From an optimization exercise on the open Yosys and OpenROAD flow, aimed at small area and a short achievable clock period; shortcuts taken in it are not production practice. Where RTL was checked, it was by simulation tests only, not by an equivalence proof against the original. Some runs may be left out. An edit can pass the tests and still lose a function that they never use. No functional check of the RTL was part of run 2.

==> flow/design.v <==
`timescale 1ns / 1ps
module Q1S(a,b,clk,res);
	input clk;
	input [31:0] a;
	input [31:0] b;
	output [63:0] res;
	reg [31:0] result1;
	reg [31:0] result2;
	reg [31:0] result3;
	reg [31:0] result4;
	reg [63:0] result5;
	reg [63:0] result6;
	reg [63:0] result7;
	reg [63:0] result8;
	reg [63:0] pipe1;
	reg [63:0] pipe2;
	reg [63:0] pipe3;
	reg [63:0] pipe4;
	reg [63:0] pipe5;
	reg [63:0] pipe6;
	reg [63:0] pipe7;
	reg [31:0] temp0a;
	reg [31:0] temp0b;
	reg [31:0] temp1a;
	reg [31:0] temp1b;
	reg [31:0] temp2a;
	reg [31:0] temp2b;
	reg [31:0] temp3a;
	reg [31:0] temp3b;
	reg [31:0] por32;
	reg [15:0] por16;
	always@(posedge clk)
		begin
		temp0a = a;
		temp0b = b;
		por32 = 0;
		por16 = 0;
		 result1[31:0]<=temp0b[15:0] * temp0a[15:0];
		 result5[63:0]<={por32,result1};
		 pipe1<=result5;
		 pipe2<=pipe1;
		 pipe3<=pipe2;
		 temp1a<=temp0a;
		 temp1b<=temp0b;
		 result2[31:0]<=temp1b[15:0] * temp1a[31:16];
		 result6[63:0]<={por16,result2,por16};
		 pipe4<=result6;
		 pipe5<=pipe4;
		 temp2a<=temp1a;
		 temp2b<=temp1b;
		 result3[31:0]<=temp2b[31:16] * temp2a[15:0];
		 result7[63:0]<={por16,result3,por16};
		 pipe6<=result7;
		 temp3a<=temp2a;
		 temp3b<=temp2b;
		 result4[31:0]<=temp3b[31:16] * temp3a[31:16];
		 result8[63:0]<={result4,por32};
	end
	assign res = pipe3 + pipe5 + pipe6 + result8 ;
endmodule
==> flow/run.sh <==
#!/bin/bash
# synth_recipe.tcl (not shown) runs the flow's synth.tcl, then flattens the netlist and writes it again
# the make line also repeats each setting of config.mk as NAME=value (left out here)
make -C /OpenROAD-flow-scripts/flow DESIGN_CONFIG=/design/flow/config.mk WORK_HOME=/design/flow/orfs CLKGATE_MAP_FILE= SYNTH_SCRIPT=/design/flow/synth_recipe.tcl finish
==> flow/config.mk <==
export PLATFORM = sky130hd
export DESIGN_NAME = Q1S
export DESIGN_NICKNAME = Q1S
export VERILOG_FILES = /design/flow/design.v
export SDC_FILE = /design/flow/constraint.sdc
export NUM_CORES = 4
export LEC_CHECK = 0
export CAP_MARGIN = 20
export CORE_MARGIN = 2
export CORE_UTILIZATION = 40
export SLEW_MARGIN = 20
==> flow/constraint.sdc <==
create_clock -name core_clock -period 7.5 [get_ports {clk}]
set_input_delay 1.5000 -clock core_clock [delete_from_list [all_inputs] [get_ports {clk}]]
set_output_delay 1.5000 -clock core_clock [all_outputs]
set_load 0.01 [all_outputs]
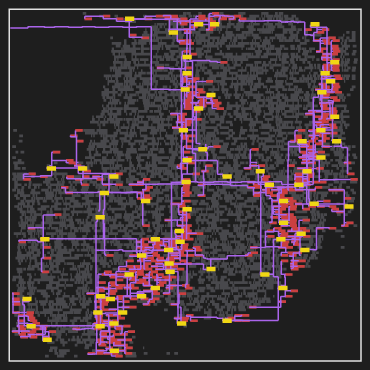
**Above:** run 1 (clock network drawn from the DEF).
Scale: 1 px per µm.
legend:
  purple:
    item: clock wires
    length: 8100 µm
  yellow:
    item: clock drivers
    count: 68
  red:
    item: flip-flops
    count: 592
routed clock nets: 69
Clock Latency Late Sink: 0.69 ns

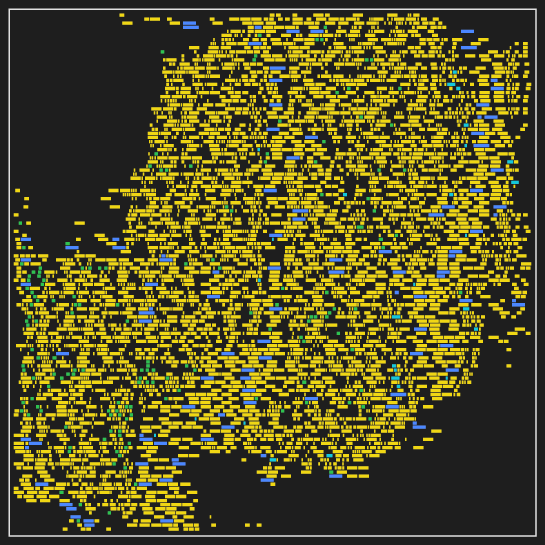
**Above:** run 1 (cells by drive strength).
Scale: 1.5 px per µm.
legend:
  cyan:
    size: _2 cells
    cells: 27
    share: 0.54%
  blue:
    size: _6 and larger
    cells: 104
    share: 2.1%
  yellow:
    size: _0 and _1 cells
    cells: 4726
    share: 94%
  green:
    size: _3 and _4 cells
    cells: 156
    share: 3.1%
post-route cell area: 54200 µm²
Worst Slack Setup Final: 0.442 ns
Layout area overhead: 13.1%
bufs w/o clock: 282

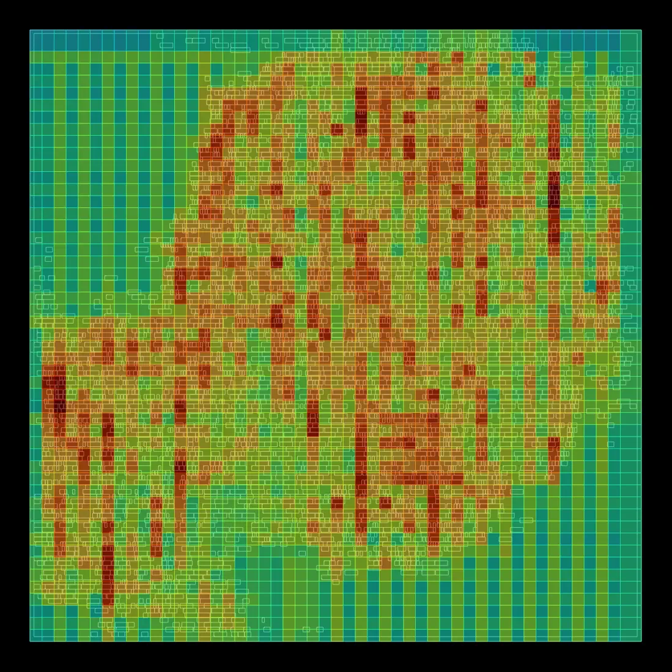
**Above:** run 1 (routing congestion).
DR WL/cell: 17.1 µm
grt met1 use: 27.0%

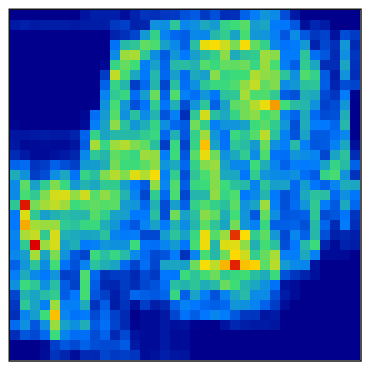
**Above:** run 1 (wiring heat map).
Scale: 1 px per µm. 35 x 35 tiles, from dark blue (low) to red (high), scaled to the fullest tile. Values are wire area over tile area, all layers added.
mean over tiles: 0.15
fullest tile: 0.56
emptiest ninth of the die: top left
tiles over half the peak: 14%
drt total wl: 113000 µm
GRT Total Usage: 19.2%
total number of vias: 31400

==> summary.md, run 1 <==
| Metric | Value |
|---|---|
| Die Wd | 350 µm |
| Final HPWL DP | 92500 µm |
| Utilization after layout | 45.4% |
| CTS tree | yes |
| Sequential cell area share | 21.9% |
| Max cap viols | 0 |
| RSZ-0062 raised after global routing | false |
| Top_reg_cell synth | dfxtp_1 |
| Sequential share of the synthesized area | 24.7% |
| Synth Warn # | 1 |
| Fill count | 11300 |
| Clock buf count | 87 |
| Outcome | no timing/DRC/antenna violations |
| Cell count after synthesis | 4758 |
| Final Skew | 0.0534 ns |
| Die H | 350 µm |
| Hold_sp | temp1b[30] |
| Flops & latches, synth | 592 |
| Max Clock Freq | 142 MHz |
| Post-Syn Area | 47900 µm² |
| IO buf count | 128 |
| Nets | 6281 |
| Non-clk buf share | 4.68% |
| Crit start category | primary input |
| Cell type taking the most area | multi-input gates |
| Post-synth EDFFs | 0 |
| Post-CTS Hold Buffers | 0 |
| Largest delay share family, worst path | adder cells |
| Vias per inst | 4.73 |
| Clock-cell share of area | 4.33% |
| Critical path buffers and inverters | 5 |
| Seq_cells | 592 |
| Worst-path cell chain | clkdlybuf4s50_1 > buf_4 > nand2_1 > fa_1 > fa_1 > fa_1 > fa_1 > inv_1 > fa_1 > inv_1 > fa_1 > inv_1 > ha_1 > a21oi_1 > o211a_1 > o31ai_1 > or4_1 > a21oi_1 > a21oi_1 > a21o_1 > a21oi_1 > xnor2_1 |
| CP endpoint kind | flip-flop |
| Die area | 123000 µm² |
| TNS Setup | 0 ns |
| Place WS | -0.238 ns |
| Area of the multi-input gates | 31900 µm² |
| Tap Count | 1612 |
| CTS resizes | 0 |
| Largest net degree at the start of global routing | 18 |
| CP Class | primary input to flip-flop |
| Post-route ant nets | 0 |
| Critical path peak fanout | 5 |
| Dpl cells | 6501 |
| Mapped Nets | 6080 |
| Synth Area in XOR/XNOR | 2.74% |
| Site Rows | 127 |
| Reg-to-reg slack, setup | 0.46 ns |
| Initial cell density of the core | 40.2% |
| Worst R2R End | result3[30] |
| Critical Path RT | 8.11 ns |
| Setup violators final | 0 |
| Drt drc | 0 |
| Clock buffer depth | 3 |
| FF/Latch Area | 11900 µm² |
| Hold EP | temp2b[30] |
| Fraction of area in multi-input gates | 58.9% |
| Post-synthesis mux area share | 0% |
| Antenna diode count | 0 |
| Iteration-0 DRC Markers | 1793 |
| CP max-delay cell | clkdlybuf4s50_1 |
| Number of global-route vias before repair | 33200 |
| Clk slew on worst S/H paths | 0.07 ns |
| Core ar. | 119000 µm² |
| Tightest Pin Transition | 1.01 ns |
| Placed cell areas | 51900 µm² |
| Final period util | 94.1% |
| Routability cong. | 0.892 |
| Synth unique cells | 69 |
| Comb_multi_in | 3073 |
| Layout cell share with drive strength beyond 1 | 5.73% |
| CP peak stage delay | 0.63 ns |
| First-pass GRT wire length | 183000 µm |
| Worst reg2reg path depth | 20 |
| TritonRoute pass-1 iters | 5 |
-- run 1: how the worst max path moves through the flow --
stage                             end  depth (start not counted)       from
after floorplan           result1[31]                         21       a[1]
after global placement    result1[31]                         23       b[7]
after detailed placement  result1[30]                         22       b[7]
after CTS                     res[63]                         13  pipe3[17]
after global routing      result3[30]                         20  temp2a[1]
final                     result1[30]                         22       b[7]
-- run 1: metal layers --
layer | vias up | track usage, % | routed length, µm
met1 | 15600 | 27.0 | 52700
met4 | 0 | 5.35 | 2430
met2 | 834 | 30.4 | 51100
li1 | 14800 | - | -
met5 | - | 0 | 0
met3 | 153 | 3.15 | 7220
-- run 1: cells by family after synthesis --
family	count (synthesis)
xor+xnor	150
buf+inv	1093
simple gates	1284
fa+ha+maj	1257
compound gates	382
flops	592
-- run 1: cells in the mapped netlist (10+ instances only) --
| library cell | number | area share [%] |
|---|---|---|
| dfxtp_1 | 592 | 25 |
| xor2_1 | 43 | 0.79 |
| a31oi_1 | 12 | 0.16 |
| nand2_1 | 617 | 4.8 |
| o21bai_1 | 10 | 0.16 |
| o21ai_0 | 64 | 0.67 |
| ha_1 | 448 | 12 |
| a21o_1 | 57 | 0.89 |
| inv_1 | 942 | 7.4 |
| or3_1 | 11 | 0.14 |
| clkbuf_1 | 135 | 1.1 |
| nor3_1 | 17 | 0.18 |
| o21a_1 | 25 | 0.39 |
| a211oi_1 | 15 | 0.23 |
| nor2b_1 | 16 | 0.21 |
| nor2_1 | 69 | 0.54 |
| buf_4 | 16 | 0.25 |
| and3_1 | 14 | 0.18 |
| and2_1 | 474 | 6.2 |
| fa_1 | 809 | 34 |
| nand4_1 | 11 | 0.14 |
| nand3_1 | 19 | 0.20 |
| a21oi_1 | 118 | 1.2 |
| nand2b_1 | 18 | 0.23 |
| xnor2_1 | 107 | 2.0 |
-- run 1: worst register-to-register path: cells and delay by family, from the launching register on --
kind / cells / cell delay [ns]
XOR/XNOR: 1 / 0.24
buffers and inverters: 3 / 0.16
flip-flops: 1 / 0.84
adder cells (fa/ha/maj): 7 / 3.41
AO/OA/AOI/OAI: 7 / 1.52
AND/OR/NAND/NOR: 2 / 0.71
## Run 2: large edit since run 1, in outline
flow/design.v: 60 -> 4593 lines; modules unchanged: 0
  Q1S: edited, 59 -> 4593 lines
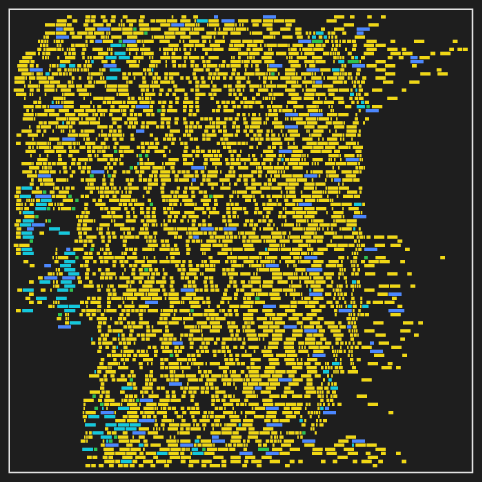
**Above:** run 2 (cells by drive strength).
Scale: 1.5 px per µm.
Layout area overhead: 9.54%
post-route cell area: 40400 µm²
Worst Slack Setup Final: 3.51 ns
bufs w/o clock: 161

==> run 2 against run 1 <==
  * Still clean on timing, DRC and antenna
  * Sequential share of layout area is 5.5 points higher
  * Synthesized cell count is 25% lower
  * Hold slack better by 0.018 ns
  * Largest cell class unchanged
==> summary.md, run 2 <==
| Metric | Value |
|---|---|
| Drt total wl | 113000 µm (about the same) |
| Area of the multi-input gates | 22400 µm² (was 31900 µm²) |
| Max Clock Freq | 251 MHz (was 142 MHz) |
| Post-Syn Area | 36900 µm² (was 47900 µm²) |
| CP Class | flip-flop to flip-flop (was primary input to flip-flop) |
| GRT Total Usage | 24.1% (was 19.2%) |
| Critical path buffers and inverters | 3 (was 5) |
| Nets | 4063 (was 6281) |
| Setup violators final | 0 (unchanged) |
| Count leader, synth | dfxtp_1 (was inv_1) |
| Drt drc | 0 (unchanged) |
| Top_reg_cell synth | dfxtp_1 (unchanged) |
| CTS resizes | 0 (unchanged) |
| Post-route ant nets | 0 (unchanged) |
| Routability cong. | 0.915 (was 0.892) |
| Sequential share of the synthesized area | 29.8% (was 24.7%) |
| Crit start category | flip-flop (was primary input) |
| CP endpoint kind | flip-flop (unchanged) |
| Critical path peak fanout | 16 (was 5) |
| Vias per inst | 5.58 (was 4.73) |
| Clock Latency Late Sink | 0.67 ns (was 0.69 ns) |
| Final period util | 53.2% (was 94.1%) |
| Die area | 94700 µm² (was 123000 µm²) |
| Largest area contributor in the netlist | dfxtp_1 (was fa_1) |
| Critical Path RT | 8.03 ns (was 8.11 ns) |
| Antenna diode count | 0 (unchanged) |
| Cell count after synthesis | 3571 (was 4758) |
| Synth top cells by count | dfxtp_1, xnor2_1, a22oi_1, inv_1, fa_1 (was inv_1, fa_1, nand2_1, dfxtp_1, and2_1) |
| TNS Setup | 0 ns (unchanged) |
| Tightest Pin Transition | 1.14 ns (was 1.01 ns) |
| Largest delay share family, worst path | adder cells (unchanged) |
| Fill count | 8649 (was 11300) |
| Clock buffer depth | 3 (unchanged) |
| First-pass GRT wire length | 172000 µm (was 183000 µm) |
| Worst-path cell chain | inv_1 > buf_4 > xnor2_1 > fa_1 > fa_1 > inv_1 > fa_1 (was clkdlybuf4s50_1 > buf_4 > nand2_1 > fa_1 > fa_1 > fa_1 > fa_1 > inv_1 > fa_1 > inv_1 > fa_1 > inv_1 > ha_1 > a21oi_1 > o211a_1 > o31ai_1 > or4_1 > a21oi_1 > a21oi_1 > a21o_1 > a21oi_1 > xnor2_1) |
| CTS tree | yes (unchanged) |
| Outcome | no timing/DRC/antenna violations (unchanged) |
| Synth Warn # | 1 (unchanged) |
| Die H | 308 µm (was 350 µm) |
| RSZ-0062 raised after global routing | false (unchanged) |
| Final HPWL DP | 74000 µm (was 92500 µm) |
| FF/Latch Area | 11100 µm² (was 11900 µm²) |
| Total number of vias | 26000 (was 31400) |
| Final Skew | 0.0246 ns (was 0.0534 ns) |
| Layout cell share with drive strength beyond 1 | 6.56% (was 5.73%) |
| Initial cell density of the core | 40.3% (was 40.2%) |
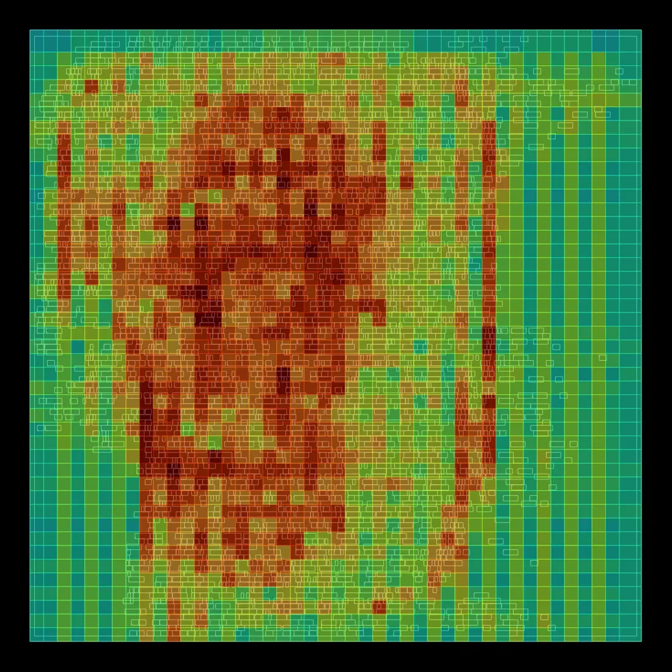
**Above:** run 2 (routing congestion).
met3 Usage GRT: 8.99%
Most Crowded Layer GR: met2
utilization after layout: 44.2%
DR WL/cell: 24.3 µm
grt met1 use: 31.5%

[run 2: changes by cell type after synthesis, sizes merged, moves of 32 or more]
| cell | before | now |
|---|---|---|
| ha | 448 | 101 |
| inv | 942 | 494 |
| nand2 | 617 | 130 |
| xor2 | 43 | 75 |
| and2 | 475 | 21 |
| a21oi | 119 | 61 |
| clkbuf | 135 | 274 |
| fa | 809 | 474 |
| a21o | 58 | 20 |
| a22oi | 1 | 497 |
| xnor2 | 107 | 524 |
| dfxtp | 592 | 549 |
| buf | 16 | 97 |
[run 2: cell families after synthesis]
family / share of synthesized area, %
multiplexers: 0.0271
buffers and inverters: 9.52
AO/OA/AOI/OAI: 13.6
XOR/XNOR: 14.2
AND/OR/NAND/NOR: 3.72
adder cells (fa/ha/maj): 29.1
flip-flops: 29.8
[run 2: final timing paths]
kind	slack, ns	endpoint	cells after the start	start
setup reg to reg	3.51	r2_181	7	r1_8
hold / removal	0.32	r5_512	0	r4_448
hold reg to reg	0.32	r5_512	0	r4_448
setup / recovery	3.51	r2_181	7	r1_8
[run 2: cell type report]
class	count	area share [%]
Multi-Input combinational cell	2156	55.4
Sequential cell	549	27.3
Inverter	494	4.59
Clock buffer	81	4.26
Timing Repair Buffer	161	3.78
Tap cell	1186	3.67
Clock inverter	33	0.922
[run 2: per-layer routing]
metal  track usage [%]  part of all wire (%)
met3              8.99                    13
met5                 0                     0
met4              10.7                   4.9
met1              31.5                    40
met2              35.3                    42
[run 2: metrics by stage]
stage                     util [%]  cells  hold WS (ns)  setup WS (ns)
after floorplan                  -   3571         0.310           4.34
after global placement        41.9   4546         0.311           3.70
after detailed placement      41.9   4546         0.312           3.64
after CTS                     44.2   4660         0.323           3.62
after global routing          44.2   4660         0.328           3.43
final                         44.2   4660         0.321           3.51

==> port drivers added, routing unchanged <==
How much do the figures lean on ideal ports? The routed layouts below were timed once more, with nothing changed but the port constraints.
Step 1 assumes that a clkbuf_16 drives the clock port and a buf_2 every other input.
Step 2 also shifts input and output timing later by t, the mid clock arrival at the registers, as if the neighbouring blocks saw the same clock.
Three values: ideal ports, drivers, drivers and shift; two values: the first two.
| run | t, ns | setup WS [ns] | worst slew at a driven data input, ns | pins driven straight from the clock port |
|---|---|---|---|---|
| run 1 | 0.731 | 0.442 / 0.460 / -0.239 | 0.05 | 1 |
| run 2 | 0.732 | 3.513 / 3.513 / 3.513 | 0.09 | 1 |
Met with ideal ports but missed after step 2: setup timing in run 1. The setup slack of run 1, which loses most, moves by +0.018 ns with the drivers and by -0.681 ns with both steps.
